This is an optimization exercise on Yosys and OpenROAD, whose aim is small area and a short achievable clock period, not a production implementation.
Where RTL was checked, it was by simulation tests only, not by an equivalence proof against the original.
Not every run is shown, and edits may drop behaviour that the tests do not exercise.
Function not checked in run 2: the RTL went through the layout flow alone.
Power and IR-drop figures of this design are not reliable: the tool's default activity estimate is inflated in some of its runs.

==> design.v <==
module rotorA(clk, srst_n, load, encrypt, table_idx, code_in, rotorB_backward_out, rotorA_shift_amount, rotorA_forward_out, rotorA_backward_out);
input clk;
input srst_n;
input load;
input encrypt;
input [2-1:0] table_idx;
input [6-1:0] code_in;
input [6-1:0] rotorB_backward_out;
input [2-1:0] rotorA_shift_amount;
output reg [6-1:0] rotorA_forward_out;
output reg [6-1:0] rotorA_backward_out;
reg [6-1:0] rotorA_r   [0:64-1];
reg [6-1:0] rotorA_tmp [0:64-1];
reg [6-1:0] load_cnt;
reg [6-1:0] load_cnt_tmp;
integer i;
integer j;
always@(posedge clk)begin
    if (~srst_n) begin
        load_cnt <= 6'b0;
        for (i = 0; i < 64; i = i + 1) begin
            rotorA_r[i] <= 0;
        end
    end else begin
        load_cnt <= load_cnt_tmp;
        for (i = 0; i < 64; i = i + 1) begin
            rotorA_r[i] <= rotorA_tmp[i];
        end
    end
end
always@(*)begin
    if (load && table_idx == 2'b00) begin
        for (i = 0; i < 64; i = i + 1) begin
            rotorA_tmp[i] = rotorA_r[i];
        end
        rotorA_tmp[load_cnt] = code_in;
        if (load_cnt != 6'd63) begin
            load_cnt_tmp = load_cnt + 1;
        end else begin
            load_cnt_tmp = load_cnt;
        end
    end else if (encrypt) begin
        if (rotorA_shift_amount == 3) begin
            for (j = 63; j > 2; j = j - 1) begin
                rotorA_tmp[j] = rotorA_r[j - 3];
            end
            rotorA_tmp[0] = rotorA_r[61];
            rotorA_tmp[1] = rotorA_r[62];
            rotorA_tmp[2] = rotorA_r[63];
        end else if (rotorA_shift_amount == 2) begin
            for (j = 63; j > 1; j = j - 1) begin
                rotorA_tmp[j] = rotorA_r[j - 2];
            end
            rotorA_tmp[0] = rotorA_r[62];
            rotorA_tmp[1] = rotorA_r[63];
        end else if (rotorA_shift_amount == 1) begin
            for (j = 63; j > 0; j = j - 1) begin
                rotorA_tmp[j] = rotorA_r[j - 1];
            end
            rotorA_tmp[0] = rotorA_r[63];
        end else begin
            for (j = 63; j >= 0; j = j - 1) begin
                rotorA_tmp[j] = rotorA_r[j];
            end
        end
        load_cnt_tmp = load_cnt;
    end else begin
        for (j = 63; j >= 0; j = j - 1) begin
            rotorA_tmp[j] = rotorA_r[j];
        end
        load_cnt_tmp = load_cnt;
    end
end
always@(*)begin
    if (encrypt == 1) begin
        rotorA_forward_out = rotorA_r[code_in];
    end else begin
        rotorA_forward_out = 0;
    end
end
always@(*)begin
    case (rotorB_backward_out)
        rotorA_r[0]: rotorA_backward_out  = 6'd0;
        rotorA_r[1]: rotorA_backward_out  = 6'd1;
        rotorA_r[2]: rotorA_backward_out  = 6'd2;
        rotorA_r[3]: rotorA_backward_out  = 6'd3;
        rotorA_r[4]: rotorA_backward_out  = 6'd4;
        rotorA_r[5]: rotorA_backward_out  = 6'd5;
        rotorA_r[6]: rotorA_backward_out  = 6'd6;
        rotorA_r[7]: rotorA_backward_out  = 6'd7;
        rotorA_r[8]: rotorA_backward_out  = 6'd8;
        rotorA_r[9]: rotorA_backward_out  = 6'd9;
        rotorA_r[10]: rotorA_backward_out = 6'd10;
        rotorA_r[11]: rotorA_backward_out = 6'd11;
        rotorA_r[12]: rotorA_backward_out = 6'd12;
        rotorA_r[13]: rotorA_backward_out = 6'd13;
        rotorA_r[14]: rotorA_backward_out = 6'd14;
        rotorA_r[15]: rotorA_backward_out = 6'd15;
        rotorA_r[16]: rotorA_backward_out = 6'd16;
        rotorA_r[17]: rotorA_backward_out = 6'd17;
        rotorA_r[18]: rotorA_backward_out = 6'd18;
        rotorA_r[19]: rotorA_backward_out = 6'd19;
        rotorA_r[20]: rotorA_backward_out = 6'd20;
        rotorA_r[21]: rotorA_backward_out = 6'd21;
        rotorA_r[22]: rotorA_backward_out = 6'd22;
        rotorA_r[23]: rotorA_backward_out = 6'd23;
        rotorA_r[24]: rotorA_backward_out = 6'd24;
        rotorA_r[25]: rotorA_backward_out = 6'd25;
        rotorA_r[26]: rotorA_backward_out = 6'd26;
        rotorA_r[27]: rotorA_backward_out = 6'd27;
        rotorA_r[28]: rotorA_backward_out = 6'd28;
        rotorA_r[29]: rotorA_backward_out = 6'd29;
        rotorA_r[30]: rotorA_backward_out = 6'd30;
        rotorA_r[31]: rotorA_backward_out = 6'd31;
        rotorA_r[32]: rotorA_backward_out = 6'd32;
        rotorA_r[33]: rotorA_backward_out = 6'd33;
        rotorA_r[34]: rotorA_backward_out = 6'd34;
        rotorA_r[35]: rotorA_backward_out = 6'd35;
        rotorA_r[36]: rotorA_backward_out = 6'd36;
        rotorA_r[37]: rotorA_backward_out = 6'd37;
        rotorA_r[38]: rotorA_backward_out = 6'd38;
        rotorA_r[39]: rotorA_backward_out = 6'd39;
        rotorA_r[40]: rotorA_backward_out = 6'd40;
        rotorA_r[41]: rotorA_backward_out = 6'd41;
        rotorA_r[42]: rotorA_backward_out = 6'd42;
        rotorA_r[43]: rotorA_backward_out = 6'd43;
        rotorA_r[44]: rotorA_backward_out = 6'd44;
        rotorA_r[45]: rotorA_backward_out = 6'd45;
        rotorA_r[46]: rotorA_backward_out = 6'd46;
        rotorA_r[47]: rotorA_backward_out = 6'd47;
        rotorA_r[48]: rotorA_backward_out = 6'd48;
        rotorA_r[49]: rotorA_backward_out = 6'd49;
        rotorA_r[50]: rotorA_backward_out = 6'd50;
        rotorA_r[51]: rotorA_backward_out = 6'd51;
        rotorA_r[52]: rotorA_backward_out = 6'd52;
        rotorA_r[53]: rotorA_backward_out = 6'd53;
        rotorA_r[54]: rotorA_backward_out = 6'd54;
        rotorA_r[55]: rotorA_backward_out = 6'd55;
        rotorA_r[56]: rotorA_backward_out = 6'd56;
        rotorA_r[57]: rotorA_backward_out = 6'd57;
        rotorA_r[58]: rotorA_backward_out = 6'd58;
        rotorA_r[59]: rotorA_backward_out = 6'd59;
        rotorA_r[60]: rotorA_backward_out = 6'd60;
        rotorA_r[61]: rotorA_backward_out = 6'd61;
        rotorA_r[62]: rotorA_backward_out = 6'd62;
        rotorA_r[63]: rotorA_backward_out = 6'd63;
        default:    rotorA_backward_out = 6'd0;
    endcase
end
endmodule
module rotorB(clk, srst_n, load, encrypt, crypt_mode, table_idx, code_in, rotorA_forward_out, plugboard_backward_out, rotorB_shift_mode, rotorB_forward_out, rotorB_backward_out, rotorA_shift_amount);
input clk;
input srst_n;
input load;
input encrypt;
input crypt_mode;
input [2-1:0] table_idx;
input [6-1:0] code_in;
input [6-1:0] rotorA_forward_out;
input [6-1:0] plugboard_backward_out;
input [2-1:0] rotorB_shift_mode;
output reg [6-1:0] rotorB_forward_out;
output reg [6-1:0] rotorB_backward_out;
output reg [2-1:0] rotorA_shift_amount;
reg [6-1:0] rotorB_r   [0:64-1];
reg [6-1:0] rotorB_tmp [0:64-1];
reg [6-1:0] rotorB_fix [0:64-1];
reg [6-1:0] load_cnt;
reg [6-1:0] load_cnt_tmp;
integer i;
integer j;
always@(posedge clk)begin
    if (~srst_n) begin
        load_cnt <= 6'b0;
        for (i = 0; i < 64; i = i + 1) begin
            rotorB_r[i] <= 0;
        end
    end else begin
        load_cnt <= load_cnt_tmp;
        for (i = 0; i < 64; i = i + 1) begin
            rotorB_r[i] <= rotorB_fix[i];
        end
    end
end
always@(*)begin
    if (load && table_idx == 2'b01) begin
        for (i = 0; i < 64; i = i + 1) begin
            rotorB_fix[i] = rotorB_r[i];
        end
        rotorB_fix[load_cnt] = code_in;
        if (load_cnt != 6'd63) begin
            load_cnt_tmp = load_cnt + 1;
        end else begin
            load_cnt_tmp = load_cnt;
        end
    end else if (encrypt) begin
        if (rotorB_shift_mode == 3) begin
            for (j = 0; j < 16; j = j + 1) begin
                rotorB_tmp[j*4] =   rotorB_r[j*4];
                rotorB_tmp[j*4+1] = rotorB_r[j*4+3];
                rotorB_tmp[j*4+2] = rotorB_r[j*4+2];
                rotorB_tmp[j*4+3] = rotorB_r[j*4+1];
            end
        end else if (rotorB_shift_mode == 2) begin
            for (j = 0; j < 16; j = j + 1) begin
                rotorB_tmp[j*4] =   rotorB_r[j*4+1];
                rotorB_tmp[j*4+1] = rotorB_r[j*4+2];
                rotorB_tmp[j*4+2] = rotorB_r[j*4+3];
                rotorB_tmp[j*4+3] = rotorB_r[j*4];
            end
        end else if (rotorB_shift_mode == 1) begin
            for (j = 0; j < 16; j = j + 1) begin
                rotorB_tmp[j*4] =   rotorB_r[j*4+2];
                rotorB_tmp[j*4+1] = rotorB_r[j*4];
                rotorB_tmp[j*4+2] = rotorB_r[j*4+3];
                rotorB_tmp[j*4+3] = rotorB_r[j*4+1];
            end
        end else begin
            for (j = 0; j < 16; j = j + 1) begin
                rotorB_tmp[j*4] =   rotorB_r[j*4+1];
                rotorB_tmp[j*4+1] = rotorB_r[j*4+3];
                rotorB_tmp[j*4+2] = rotorB_r[j*4];
                rotorB_tmp[j*4+3] = rotorB_r[j*4+2];
            end
        end
        rotorB_fix[0]  = rotorB_tmp[56];
        rotorB_fix[1]  = rotorB_tmp[61];
        rotorB_fix[2]  = rotorB_tmp[25];
        rotorB_fix[3]  = rotorB_tmp[17];
        rotorB_fix[4]  = rotorB_tmp[42];
        rotorB_fix[5]  = rotorB_tmp[48];
        rotorB_fix[6]  = rotorB_tmp[23];
        rotorB_fix[7]  = rotorB_tmp[43];
        rotorB_fix[8]  = rotorB_tmp[10];
        rotorB_fix[9]  = rotorB_tmp[28];
        rotorB_fix[10] = rotorB_tmp[58];
        rotorB_fix[11] = rotorB_tmp[24];
        rotorB_fix[12] = rotorB_tmp[21];
        rotorB_fix[13] = rotorB_tmp[29];
        rotorB_fix[14] = rotorB_tmp[18];
        rotorB_fix[15] = rotorB_tmp[38];
        rotorB_fix[16] = rotorB_tmp[26];
        rotorB_fix[17] = rotorB_tmp[13];
        rotorB_fix[18] = rotorB_tmp[57];
        rotorB_fix[19] = rotorB_tmp[6];
        rotorB_fix[20] = rotorB_tmp[22];
        rotorB_fix[21] = rotorB_tmp[47];
        rotorB_fix[22] = rotorB_tmp[8];
        rotorB_fix[23] = rotorB_tmp[40];
        rotorB_fix[24] = rotorB_tmp[54];
        rotorB_fix[25] = rotorB_tmp[2];
        rotorB_fix[26] = rotorB_tmp[32];
        rotorB_fix[27] = rotorB_tmp[63];
        rotorB_fix[28] = rotorB_tmp[14];
        rotorB_fix[29] = rotorB_tmp[34];
        rotorB_fix[30] = rotorB_tmp[60];
        rotorB_fix[31] = rotorB_tmp[55];
        rotorB_fix[32] = rotorB_tmp[49];
        rotorB_fix[33] = rotorB_tmp[16];
        rotorB_fix[34] = rotorB_tmp[9];
        rotorB_fix[35] = rotorB_tmp[44];
        rotorB_fix[36] = rotorB_tmp[5];
        rotorB_fix[37] = rotorB_tmp[3];
        rotorB_fix[38] = rotorB_tmp[53];
        rotorB_fix[39] = rotorB_tmp[46];
        rotorB_fix[40] = rotorB_tmp[51];
        rotorB_fix[41] = rotorB_tmp[39];
        rotorB_fix[42] = rotorB_tmp[30];
        rotorB_fix[43] = rotorB_tmp[11];
        rotorB_fix[44] = rotorB_tmp[15];
        rotorB_fix[45] = rotorB_tmp[4];
        rotorB_fix[46] = rotorB_tmp[36];
        rotorB_fix[47] = rotorB_tmp[59];
        rotorB_fix[48] = rotorB_tmp[50];
        rotorB_fix[49] = rotorB_tmp[19];
        rotorB_fix[50] = rotorB_tmp[35];
        rotorB_fix[51] = rotorB_tmp[52];
        rotorB_fix[52] = rotorB_tmp[62];
        rotorB_fix[53] = rotorB_tmp[1];
        rotorB_fix[54] = rotorB_tmp[37];
        rotorB_fix[55] = rotorB_tmp[7];
        rotorB_fix[56] = rotorB_tmp[12];
        rotorB_fix[57] = rotorB_tmp[45];
        rotorB_fix[58] = rotorB_tmp[31];
        rotorB_fix[59] = rotorB_tmp[27];
        rotorB_fix[60] = rotorB_tmp[41];
        rotorB_fix[61] = rotorB_tmp[20];
        rotorB_fix[62] = rotorB_tmp[0];
        rotorB_fix[63] = rotorB_tmp[33];
        load_cnt_tmp = load_cnt;
    end else begin
        for (i = 0; i < 64; i = i + 1) begin
            rotorB_fix[i] = rotorB_r[i];
        end
        load_cnt_tmp = load_cnt;
    end
end
always@(*)begin
    if (encrypt == 1) begin
        rotorB_forward_out = rotorB_r[rotorA_forward_out];
    end else begin
        rotorB_forward_out = 0;
    end
end
always@(*)begin
    case (plugboard_backward_out)
        rotorB_r[0]: rotorB_backward_out  = 6'd0;
        rotorB_r[1]: rotorB_backward_out  = 6'd1;
        rotorB_r[2]: rotorB_backward_out  = 6'd2;
        rotorB_r[3]: rotorB_backward_out  = 6'd3;
        rotorB_r[4]: rotorB_backward_out  = 6'd4;
        rotorB_r[5]: rotorB_backward_out  = 6'd5;
        rotorB_r[6]: rotorB_backward_out  = 6'd6;
        rotorB_r[7]: rotorB_backward_out  = 6'd7;
        rotorB_r[8]: rotorB_backward_out  = 6'd8;
        rotorB_r[9]: rotorB_backward_out  = 6'd9;
        rotorB_r[10]: rotorB_backward_out = 6'd10;
        rotorB_r[11]: rotorB_backward_out = 6'd11;
        rotorB_r[12]: rotorB_backward_out = 6'd12;
        rotorB_r[13]: rotorB_backward_out = 6'd13;
        rotorB_r[14]: rotorB_backward_out = 6'd14;
        rotorB_r[15]: rotorB_backward_out = 6'd15;
        rotorB_r[16]: rotorB_backward_out = 6'd16;
        rotorB_r[17]: rotorB_backward_out = 6'd17;
        rotorB_r[18]: rotorB_backward_out = 6'd18;
        rotorB_r[19]: rotorB_backward_out = 6'd19;
        rotorB_r[20]: rotorB_backward_out = 6'd20;
        rotorB_r[21]: rotorB_backward_out = 6'd21;
        rotorB_r[22]: rotorB_backward_out = 6'd22;
        rotorB_r[23]: rotorB_backward_out = 6'd23;
        rotorB_r[24]: rotorB_backward_out = 6'd24;
        rotorB_r[25]: rotorB_backward_out = 6'd25;
        rotorB_r[26]: rotorB_backward_out = 6'd26;
        rotorB_r[27]: rotorB_backward_out = 6'd27;
        rotorB_r[28]: rotorB_backward_out = 6'd28;
        rotorB_r[29]: rotorB_backward_out = 6'd29;
        rotorB_r[30]: rotorB_backward_out = 6'd30;
        rotorB_r[31]: rotorB_backward_out = 6'd31;
        rotorB_r[32]: rotorB_backward_out = 6'd32;
        rotorB_r[33]: rotorB_backward_out = 6'd33;
        rotorB_r[34]: rotorB_backward_out = 6'd34;
        rotorB_r[35]: rotorB_backward_out = 6'd35;
        rotorB_r[36]: rotorB_backward_out = 6'd36;
        rotorB_r[37]: rotorB_backward_out = 6'd37;
        rotorB_r[38]: rotorB_backward_out = 6'd38;
        rotorB_r[39]: rotorB_backward_out = 6'd39;
        rotorB_r[40]: rotorB_backward_out = 6'd40;
        rotorB_r[41]: rotorB_backward_out = 6'd41;
        rotorB_r[42]: rotorB_backward_out = 6'd42;
        rotorB_r[43]: rotorB_backward_out = 6'd43;
        rotorB_r[44]: rotorB_backward_out = 6'd44;
        rotorB_r[45]: rotorB_backward_out = 6'd45;
        rotorB_r[46]: rotorB_backward_out = 6'd46;
        rotorB_r[47]: rotorB_backward_out = 6'd47;
        rotorB_r[48]: rotorB_backward_out = 6'd48;
        rotorB_r[49]: rotorB_backward_out = 6'd49;
        rotorB_r[50]: rotorB_backward_out = 6'd50;
        rotorB_r[51]: rotorB_backward_out = 6'd51;
        rotorB_r[52]: rotorB_backward_out = 6'd52;
        rotorB_r[53]: rotorB_backward_out = 6'd53;
        rotorB_r[54]: rotorB_backward_out = 6'd54;
        rotorB_r[55]: rotorB_backward_out = 6'd55;
        rotorB_r[56]: rotorB_backward_out = 6'd56;
        rotorB_r[57]: rotorB_backward_out = 6'd57;
        rotorB_r[58]: rotorB_backward_out = 6'd58;
        rotorB_r[59]: rotorB_backward_out = 6'd59;
        rotorB_r[60]: rotorB_backward_out = 6'd60;
        rotorB_r[61]: rotorB_backward_out = 6'd61;
        rotorB_r[62]: rotorB_backward_out = 6'd62;
        rotorB_r[63]: rotorB_backward_out = 6'd63;
        default:    rotorB_backward_out = 6'd0;
    endcase
end
always@(*)begin
    if (crypt_mode == 1'b1) begin
        rotorA_shift_amount = rotorB_backward_out[5:4];
    end else begin
        rotorA_shift_amount = rotorA_forward_out[5:4];
    end
end
endmodule
module plugboard(clk, srst_n, load, encrypt, crypt_mode, table_idx, code_in, rotorB_forward_out, reflector_out, rotorB_shift_mode, plugboard_forward_out, plugboard_backward_out);
input clk;
input srst_n;
input load;
input encrypt;
input crypt_mode;
input [2-1:0] table_idx;
input [6-1:0] code_in;
input [6-1:0] rotorB_forward_out;
input [6-1:0] reflector_out;
output reg [2-1:0] rotorB_shift_mode;
output reg [6-1:0] plugboard_forward_out;
output reg [6-1:0] plugboard_backward_out;
reg [6-1:0] plugboard_r   [0:64-1];
reg [6-1:0] plugboard_tmp [0:64-1];
reg count;
reg count_tmp;
reg [6-1:0] load_cnt;
reg [6-1:0] load_cnt_tmp;
reg [6-1:0] save;
reg [6-1:0] save_tmp;
integer i;
integer j;
always@(posedge clk)begin
    if (~srst_n) begin
        count <= 1'b0;
        save <= 6'b0;
        for (i = 0; i < 64; i = i + 1) begin
            plugboard_r[i] <= i;
        end
    end else begin
        count <= count_tmp;
        save <= save_tmp;
        for (i = 0; i < 64; i = i + 1) begin
            plugboard_r[i] <= plugboard_tmp[i];
        end
    end
end
always@(*)begin
    if (load && table_idx == 2'b10) begin
        if (count) begin
            count_tmp = 0;
            save_tmp = 0;
            for (i = 0; i < 64; i = i + 1) begin
                plugboard_tmp[i] = plugboard_r[i];
            end
            plugboard_tmp[save] = plugboard_r[code_in];
            plugboard_tmp[code_in] = plugboard_r[save];
        end else begin
	        count_tmp = 1;
            save_tmp = code_in;
            for (i = 0; i < 64; i = i + 1) begin
                plugboard_tmp[i] = plugboard_r[i];
            end
        end
    end else begin
        for (i = 0; i < 64; i = i + 1) begin
            plugboard_tmp[i] = plugboard_r[i];
        end
        save_tmp = 0;
        count_tmp = count;
    end
end
always@(*)begin
    if (encrypt == 1) begin
        plugboard_forward_out = plugboard_r[rotorB_forward_out];
    end else begin
        plugboard_forward_out = 0;
    end
end
always@(*)begin
    plugboard_backward_out = plugboard_r[reflector_out];
end
always@(*)begin
    if (crypt_mode == 1'b1) begin
        rotorB_shift_mode = plugboard_backward_out[1:0];
    end else begin
        rotorB_shift_mode = rotorB_forward_out[1:0];
    end
end
endmodule
module reflector(plugboard_forward_out, reflector_out);
input [6-1:0] plugboard_forward_out;
output reg [6-1:0] reflector_out;
always@(*)begin
    reflector_out = 6'd63 - plugboard_forward_out;
end
endmodule
module enigma_part3(clk, srst_n, load, encrypt, crypt_mode, table_idx, code_in, code_out, code_valid);
input clk;          
input srst_n;       
input load;         
input encrypt;      
input crypt_mode;   
input [2-1:0] table_idx;  
input [6-1:0] code_in;	 
output reg [6-1:0] code_out;    
output reg code_valid;          
wire [5:0] rotorA_forward_out;
wire [5:0] rotorA_backward_out;
wire [5:0] rotorB_forward_out;
wire [5:0] rotorB_backward_out;
wire [5:0] plugboard_forward_out;
wire [5:0] plugboard_backward_out;
wire [5:0] reflector_out;
wire [1:0] rotorA_shift_amount;
wire [1:0] rotorB_shift_mode;
reg load_reg;
reg encrypt_reg;
reg [1:0] table_idx_reg;
reg [5:0] code_in_reg;
reg crypt_mode_reg;
reg [5:0] code_out_reg;
reg code_valid_reg;
rotorA rotorA_U0
(
	.clk(clk),
	.srst_n(srst_n),
	.load(load_reg),
	.encrypt(encrypt_reg),
	.table_idx(table_idx_reg),
	.code_in(code_in_reg),
	.rotorB_backward_out(rotorB_backward_out),
	.rotorA_shift_amount(rotorA_shift_amount),
	.rotorA_forward_out(rotorA_forward_out),
	.rotorA_backward_out(rotorA_backward_out)
);
rotorB rotorB_U1
(
	.clk(clk),
	.srst_n(srst_n),
	.load(load_reg),
	.encrypt(encrypt_reg),
	.crypt_mode(crypt_mode_reg),
	.table_idx(table_idx_reg),
	.code_in(code_in_reg),
	.rotorA_forward_out(rotorA_forward_out),
	.plugboard_backward_out(plugboard_backward_out),
	.rotorB_shift_mode(rotorB_shift_mode),
	.rotorB_forward_out(rotorB_forward_out),
	.rotorB_backward_out(rotorB_backward_out),
	.rotorA_shift_amount(rotorA_shift_amount)
);
plugboard plugboard_U2
(
	.clk(clk),
	.srst_n(srst_n),
	.load(load_reg),
	.encrypt(encrypt_reg),
	.crypt_mode(crypt_mode_reg),
	.table_idx(table_idx_reg),
	.code_in(code_in_reg),
	.rotorB_forward_out(rotorB_forward_out),
	.reflector_out(reflector_out),
	.rotorB_shift_mode(rotorB_shift_mode),
	.plugboard_forward_out(plugboard_forward_out),
	.plugboard_backward_out(plugboard_backward_out)
);
reflector reflector_U3
(
	.plugboard_forward_out(plugboard_forward_out),
	.reflector_out(reflector_out)
);
always @(posedge clk) begin
	if (~srst_n) begin
		load_reg <= 0;
		encrypt_reg <= 0;
		table_idx_reg <= 0; 
		code_in_reg <= 0;
		crypt_mode_reg <= 0;
	end else begin
		load_reg <= load;
		encrypt_reg <= encrypt;
		table_idx_reg <= table_idx; 
		code_in_reg <= code_in;
		crypt_mode_reg <= crypt_mode;
	end
end
always @(*) begin
	if (encrypt_reg) begin
		code_out_reg = rotorA_backward_out; 
		code_valid_reg = 1;
	end else begin
		code_out_reg = 0; 
		code_valid_reg = 0;
	end
end
always @(posedge clk) begin
	if (~srst_n) begin
		code_out <= 0; 
		code_valid <= 0;
	end else begin
		code_out <= code_out_reg; 
		code_valid <= code_valid_reg;
	end
end
endmodule
==> run.sh <==
#!/bin/bash
# synth_recipe.tcl (not shown) runs the flow's synth.tcl, then flattens the netlist and writes it again
# the make line also repeats each setting of config.mk as NAME=value (left out here)
make -C /OpenROAD-flow-scripts/flow DESIGN_CONFIG=/design/flow/config.mk WORK_HOME=/design/flow/orfs CLKGATE_MAP_FILE= SYNTH_SCRIPT=/design/flow/synth_recipe.tcl finish
==> config.mk <==
export PLATFORM = sky130hd
export DESIGN_NAME = enigma_part3
export DESIGN_NICKNAME = enigma_part3
export VERILOG_FILES = /design/flow/design.v
export SDC_FILE = /design/flow/constraint.sdc
export NUM_CORES = 8
export LEC_CHECK = 0
export CAP_MARGIN = 35
export CORE_MARGIN = 2
export CORE_UTILIZATION = 25
export SLEW_MARGIN = 35
==> constraint.sdc <==
create_clock -name core_clock -period 20.0 [get_ports {clk}]
set_input_delay 4.0000 -clock core_clock [delete_from_list [all_inputs] [get_ports {clk}]]
set_output_delay 4.0000 -clock core_clock [all_outputs]
set_load 0.01 [all_outputs]
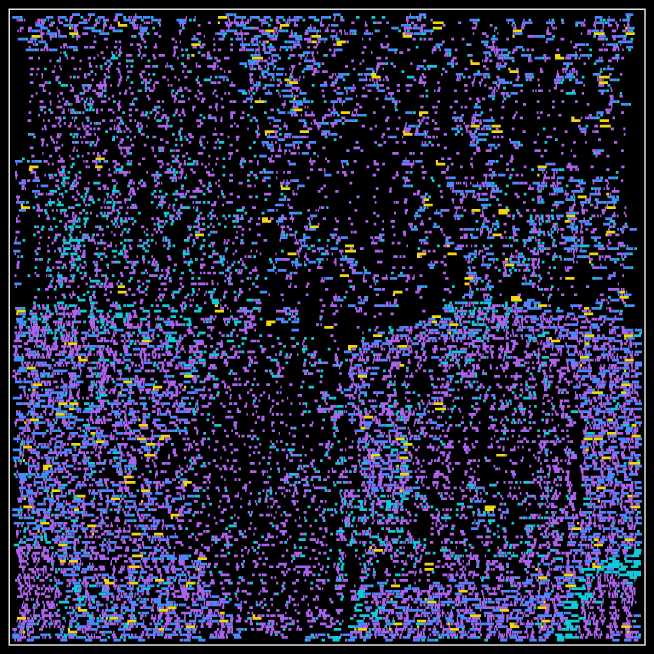
Figure 1: run 1, cells colored by class.
(1 px per um)
- yellow: clock drivers and dummy loads (cells 301)
- blue: registers (cells 1189)
- cyan: remaining buffers and delay cells (cells 2259)
- purple: remaining logic cells (cells 11533)
core area: 395700 um^2
Seq/total area: 0.1880

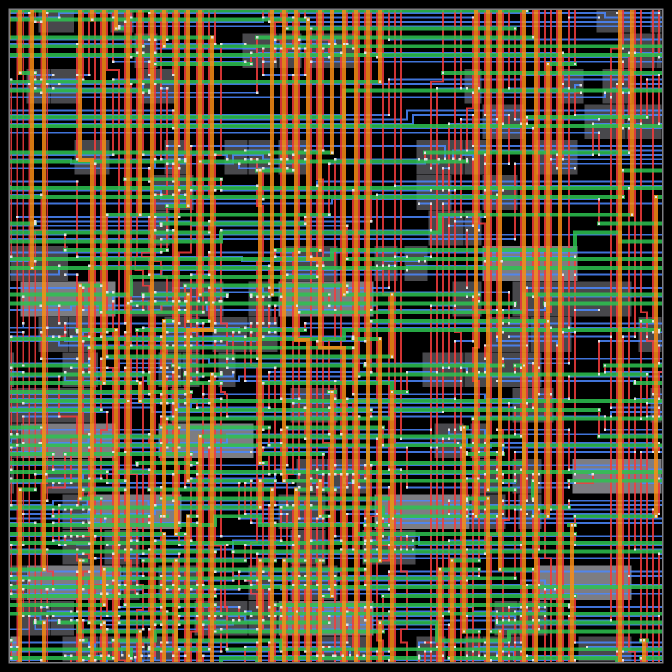
Figure 2: run 1, layout detail.
Region (134, 134) to (184, 184) um. Cells in gray, sequential cells in the stronger gray; small squares are vias.
- red: M2
- green: M3
- orange: M4
- blue: M1
- cells with their middle in the window: 110
- netlist names of flops here include: `rotorB_U1.rotorB_r` (11)
- most frequent: o21ai_0 (20), dfxtp_1 (11)
- sequential cells in the window: 11

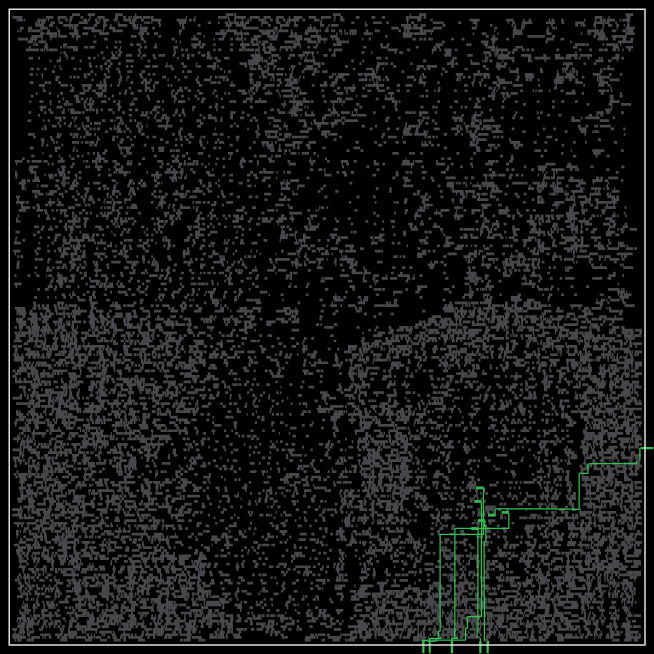
Figure 3: run 1, port wiring.
(1 px per um)
- green: `code_out` (bits 6; direction output; end cells 6; buffers 6; wire 1070 um)
number of buffers added on ports: 19
# IOs: 20

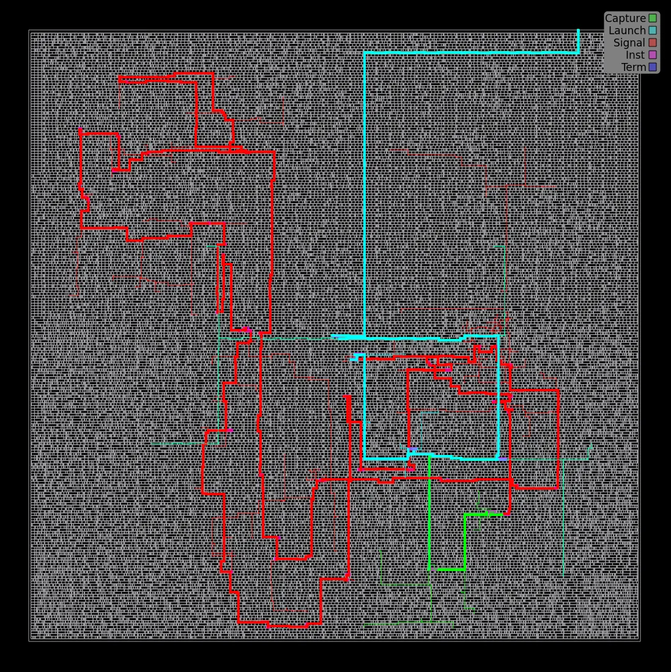
Figure 4: run 1, path with the least slack.
post-layout worst setup margin: 1.093 ns
Non-Filler Instances: 20871
sum of negative setup slack: 0 ns
min Tclk post-route: 18.91 ns

==> run_results.csv, run 1 <==
group,metric,value,unit
outcome,status,"timing/DRC/antenna clean",
global_routing,top_usage_layer,"met2",
worst_setup_path,cp.buffers_inverters,18,
global_routing,grt_antenna_before_repair,302,
worst_setup_path,crit_top_cell,"buf_4",
synth,synth_top_flop_cell,"dfxtp_1",
synth,netlist_area,99310,um^2
finish,final_cell_area,126900,um^2
finish,antenna_cells,347,
finish,buf_share,0.1536,
worst_setup_path,critical_path_class,"flip-flop to flip-flop",
drt,wl_met2,414400,um
worst_setup_path,startpoint,"code_in_reg[5]",
floorplanning,die_x,634.3,um
finish,ff_latch_area,23860,um^2
worst_setup_path,start_kind,"flip-flop",
synth,synth_edf_count,0,
sta,final.period_utilization,0.9453,
finish,clockBufferCount,235,
finish,multi_input_gates,11420,
placement,dpl_cell_area,120300,um^2
finish,final_common_cell,"buf_4",
Figure 5. IR drop map (run 1).
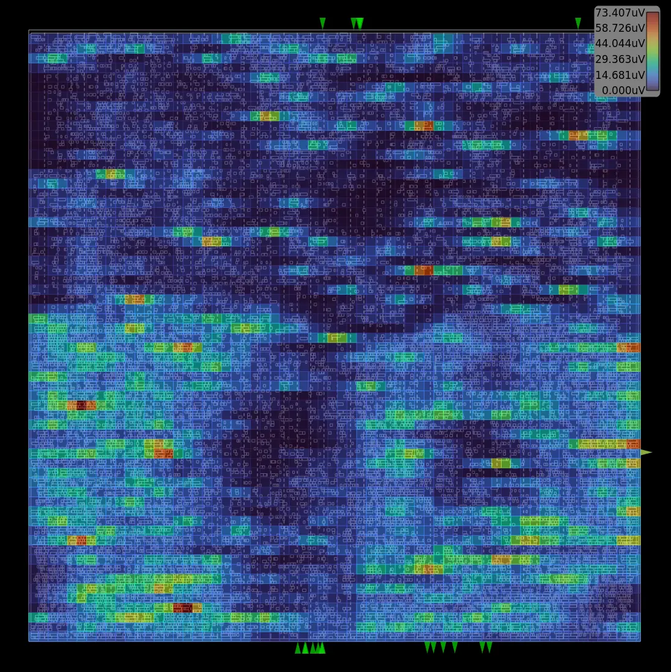

## Run 2: files that changed since run 1, shown whole
==> design.v <==
module enigma_part3(clk, srst_n, load, encrypt, crypt_mode, table_idx, code_in, code_out, code_valid);
input clk;
input srst_n;
input load;
input encrypt;
input crypt_mode;
input [1:0] table_idx;
input [5:0] code_in;
output [5:0] code_out;
output code_valid;
integer i, j;
reg [5:0] A [0:63];    
reg [5:0] B [0:63];    
reg [5:0] P [0:63];    
reg ld_r, enc_r, md_r;
reg [1:0] ti_r;
reg [5:0] cu;          
reg [5:0] ra [0:3];    
reg [5:0] off;         
reg       pcnt;        
reg [5:0] psa;         
reg [5:0] ppa;         
reg       val_r;
reg [5:0] bb_r;
reg [5:0] off_r;
wire ldB = ld_r & (ti_r == 2'd1);
wire ldP = ld_r & (ti_r == 2'd2);
wire [5:0] fa = ra[cu[1:0]];
wire [5:0] fb = B[fa];
wire [5:0] i1 = enc_r ? fb : cu;
wire [5:0] fp = P[i1];
wire [5:0] bp = P[~fp];
reg [5:0] bb;
always @(*) begin
    bb = 6'd0;
    for (i = 0; i < 64; i = i + 1)
        if (B[i] == bp) bb = bb | i[5:0];
end
wire [1:0] s = md_r ? bb[5:4] : fa[5:4];
wire [1:0] m = md_r ? bp[1:0] : fb[1:0];
wire [1:0] s_eff = enc_r ? s : 2'd0;
wire [5:0] u = code_in - off;
wire [3:0] h = u[5:2];
wire [3:0] hm = h - 4'd1;
reg  [5:0] ra_nx [0:3];
always @(*) begin
    for (j = 0; j < 4; j = j + 1)
        ra_nx[j] = A[{(j[1:0] <= u[1:0]) ? h : hm, j[1:0]}];
end
always @(posedge clk) begin
    if (~srst_n) begin
        ld_r <= 1'b0;
        enc_r <= 1'b0;
        off <= 6'd0;
        val_r <= 1'b0;
    end else begin
        ld_r <= load;
        enc_r <= encrypt;
        off <= off + {4'd0, s_eff};
        val_r <= enc_r;
    end
    md_r <= crypt_mode;
    ti_r <= table_idx;
    cu <= {u[5:2], u[1:0] - s_eff};
    for (j = 0; j < 4; j = j + 1) ra[j] <= ra_nx[j];
    bb_r <= bb;
    off_r <= off;
end
always @(posedge clk) begin
    if (srst_n & load & (table_idx == 2'd0)) begin
        for (i = 0; i < 63; i = i + 1) A[i] <= A[i+1];
        A[63] <= code_in;
    end
end
reg [5:0] Bg [0:63];
always @(*) begin
    for (j = 0; j < 16; j = j + 1) begin
        case (m)
        2'd3: begin Bg[j*4] = B[j*4];   Bg[j*4+1] = B[j*4+3]; Bg[j*4+2] = B[j*4+2]; Bg[j*4+3] = B[j*4+1]; end
        2'd2: begin Bg[j*4] = B[j*4+1]; Bg[j*4+1] = B[j*4+2]; Bg[j*4+2] = B[j*4+3]; Bg[j*4+3] = B[j*4];   end
        2'd1: begin Bg[j*4] = B[j*4+2]; Bg[j*4+1] = B[j*4];   Bg[j*4+2] = B[j*4+3]; Bg[j*4+3] = B[j*4+1]; end
        default: begin Bg[j*4] = B[j*4+1]; Bg[j*4+1] = B[j*4+3]; Bg[j*4+2] = B[j*4]; Bg[j*4+3] = B[j*4+2]; end
        endcase
    end
end
always @(posedge clk) begin
    if (ldB) begin
        for (i = 0; i < 63; i = i + 1) B[i] <= B[i+1];
        B[63] <= cu;
    end else if (enc_r) begin
        B[0]  <= Bg[56]; B[1]  <= Bg[61]; B[2]  <= Bg[25]; B[3]  <= Bg[17];
        B[4]  <= Bg[42]; B[5]  <= Bg[48]; B[6]  <= Bg[23]; B[7]  <= Bg[43];
        B[8]  <= Bg[10]; B[9]  <= Bg[28]; B[10] <= Bg[58]; B[11] <= Bg[24];
        B[12] <= Bg[21]; B[13] <= Bg[29]; B[14] <= Bg[18]; B[15] <= Bg[38];
        B[16] <= Bg[26]; B[17] <= Bg[13]; B[18] <= Bg[57]; B[19] <= Bg[6];
        B[20] <= Bg[22]; B[21] <= Bg[47]; B[22] <= Bg[8];  B[23] <= Bg[40];
        B[24] <= Bg[54]; B[25] <= Bg[2];  B[26] <= Bg[32]; B[27] <= Bg[63];
        B[28] <= Bg[14]; B[29] <= Bg[34]; B[30] <= Bg[60]; B[31] <= Bg[55];
        B[32] <= Bg[49]; B[33] <= Bg[16]; B[34] <= Bg[9];  B[35] <= Bg[44];
        B[36] <= Bg[5];  B[37] <= Bg[3];  B[38] <= Bg[53]; B[39] <= Bg[46];
        B[40] <= Bg[51]; B[41] <= Bg[39]; B[42] <= Bg[30]; B[43] <= Bg[11];
        B[44] <= Bg[15]; B[45] <= Bg[4];  B[46] <= Bg[36]; B[47] <= Bg[59];
        B[48] <= Bg[50]; B[49] <= Bg[19]; B[50] <= Bg[35]; B[51] <= Bg[52];
        B[52] <= Bg[62]; B[53] <= Bg[1];  B[54] <= Bg[37]; B[55] <= Bg[7];
        B[56] <= Bg[12]; B[57] <= Bg[45]; B[58] <= Bg[31]; B[59] <= Bg[27];
        B[60] <= Bg[41]; B[61] <= Bg[20]; B[62] <= Bg[0];  B[63] <= Bg[33];
    end
end
wire [5:0] pd = ppa ^ fp;    
always @(posedge clk) begin
    if (~srst_n) begin
        pcnt <= 1'b0;
        for (i = 0; i < 64; i = i + 1) P[i] <= i[5:0];
    end else if (ldP) begin
        pcnt <= ~pcnt;
        if (pcnt) begin
            for (i = 0; i < 64; i = i + 1)
                if (i[5:0] == psa || i[5:0] == cu) P[i] <= P[i] ^ pd;
        end
    end
    if (ldP & ~pcnt) begin
        psa <= cu;
        ppa <= fp;
    end
end
reg [5:0] pa;
always @(*) begin
    pa = 6'd0;
    for (i = 0; i < 64; i = i + 1)
        if (A[i] == bb_r) pa = pa | i[5:0];
end
assign code_out = val_r ? pa + off_r : 6'd0;
assign code_valid = val_r;
endmodule
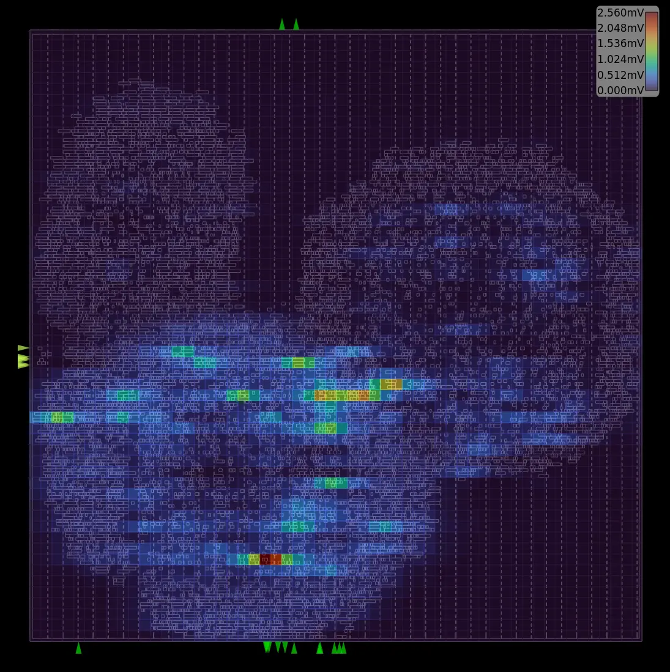
Figure 6: run 2, IR drop map.

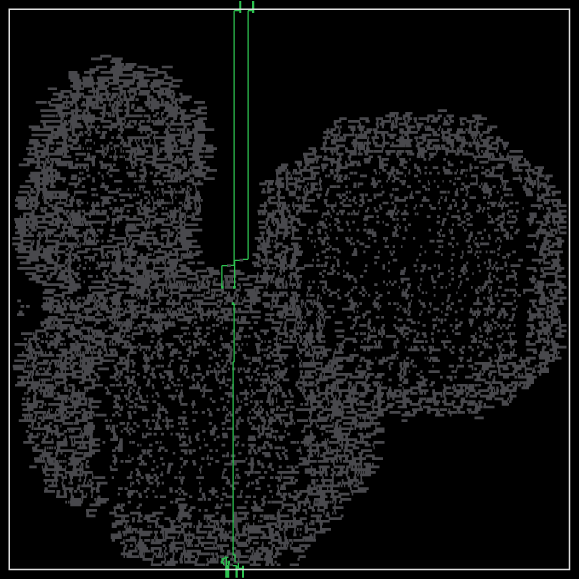
Figure 7: run 2, port wiring.
(1 px per um)
- green: `code_out` (bits 6; direction output; end cells 6; buffers 6; wire 892 um)

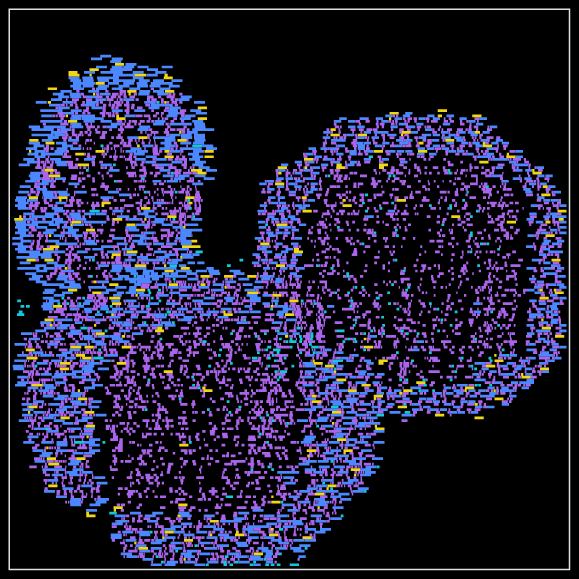
Figure 8: run 2, cells colored by class.
(1 px per um)
- cyan: remaining buffers and delay cells (cells 262)
- blue: registers (cells 1219)
- yellow: clock drivers and dummy loads (cells 265)
- purple: remaining logic cells (cells 6455)

==> run_results.csv, run 2 <==
group,metric,value,unit
sta,finalCriticalPeriod,15.94,ns
finish,ff_latch_area,32230,um^2
floorplanning,die_x,558.8,um
cts,post-cts-setup-buffers,0,
finish,antenna_cells,34,
cts,ctsResizeCount,0,
sta,layout_setup_ws,4.056,ns
floorplanning,ios,20,
floorplanning,core_area,306100,um^2
finish,final_cell_area,86090,um^2
finish,multi_input_area,41220,um^2
sta,fin_hold_ws,0.2784,ns
outcome,status,"timing/DRC/antenna clean",
drt,viasPerCell,6.272,
worst_setup_path,slowest_delay,1.02,ns
finish,reg_top3,"A (384), B (384), P (384)",
global_routing,top_usage_layer,"met2",
synth,synth_top_area_share,0.3043,
global_routing,grt_pass1_wl,637600,um
synth,netlist_area,76960,um^2
finish,seq-cell-share,0.3744,
placement,portBuffers,19,
finish,design.seq.count,1219,
worst_setup_path,start_kind,"flip-flop",
placement,dpl_cell_area,80920,um^2
cts,holdBufCountCts,0,
worst_setup_path,critical-path-top-delay-family,"simple AND/OR/NAND/NOR gates",
global_routing,grt_antenna_before_repair,62,
finish,stdcell_count,12335,
synth,ys_seq_area_frac,0.4185,
drt,wl_met2,193800,um
worst_setup_path,critical_path_class,"flip-flop to flip-flop",
finish,clockBufferCount,205,
worst_setup_path,cp.buffers_inverters,6,
synth,yosys-mux-area-fraction,0.01879,
drt,vias,77368,
synth,synthAdderAreaFrac,0.004357,
sta,final.period_utilization,0.7972,
finish,fill_cells,32346,
finish,final_common_cell,"o21ai_0",
global_routing,gr-total-overflow,0,
worst_setup_path,crit_top_cell,"buf_4",
synth,synth_top_flop_cell,"edfxtp_1",
global_routing,use_met1,0.3944,
global_routing,grt_pass1_vias,68823,
finish,buf_share,0.02673,
cts,cts_max_level,4,
worst_setup_path,startpoint,"cu[0]",
synth,synth-xor-area-share,0.08865,
worst_setup_path,critPathMaxFanout,63,
sta,finalSetupTns,0,ns
synth,synth_edf_count,780,
finish,multi_input_gates,6392,
sta,slew_violations,0,

==> re-timing with driven ports <==
The flow's constraints put no driver on any port. The routed layouts listed below were extracted and timed again, unchanged, in two steps. Step 1 sets driving cells, clkbuf_16 on the clock port and buf_2 on the other inputs (assumed; they add their load-dependent delay and slew). Step 2 times the ports against the registers' clock, not the clock port: input delays grow and output delays shrink by t, the midpoint of the rising clock arrivals with the driver on. Slacks: ideal ports / drivers / drivers and shift; pairs: ideal ports / drivers.
| run | t (ns) | setup slack, ns | pins driven straight from the clock port |
|---|---|---|---|
| run 1 | 1.081 | 1.093 / 1.093 / 1.093 | 1 |
| run 2 | 0.962 | 4.056 / 4.056 / 4.056 | 1 |
After both steps every run listed still meets setup and hold.
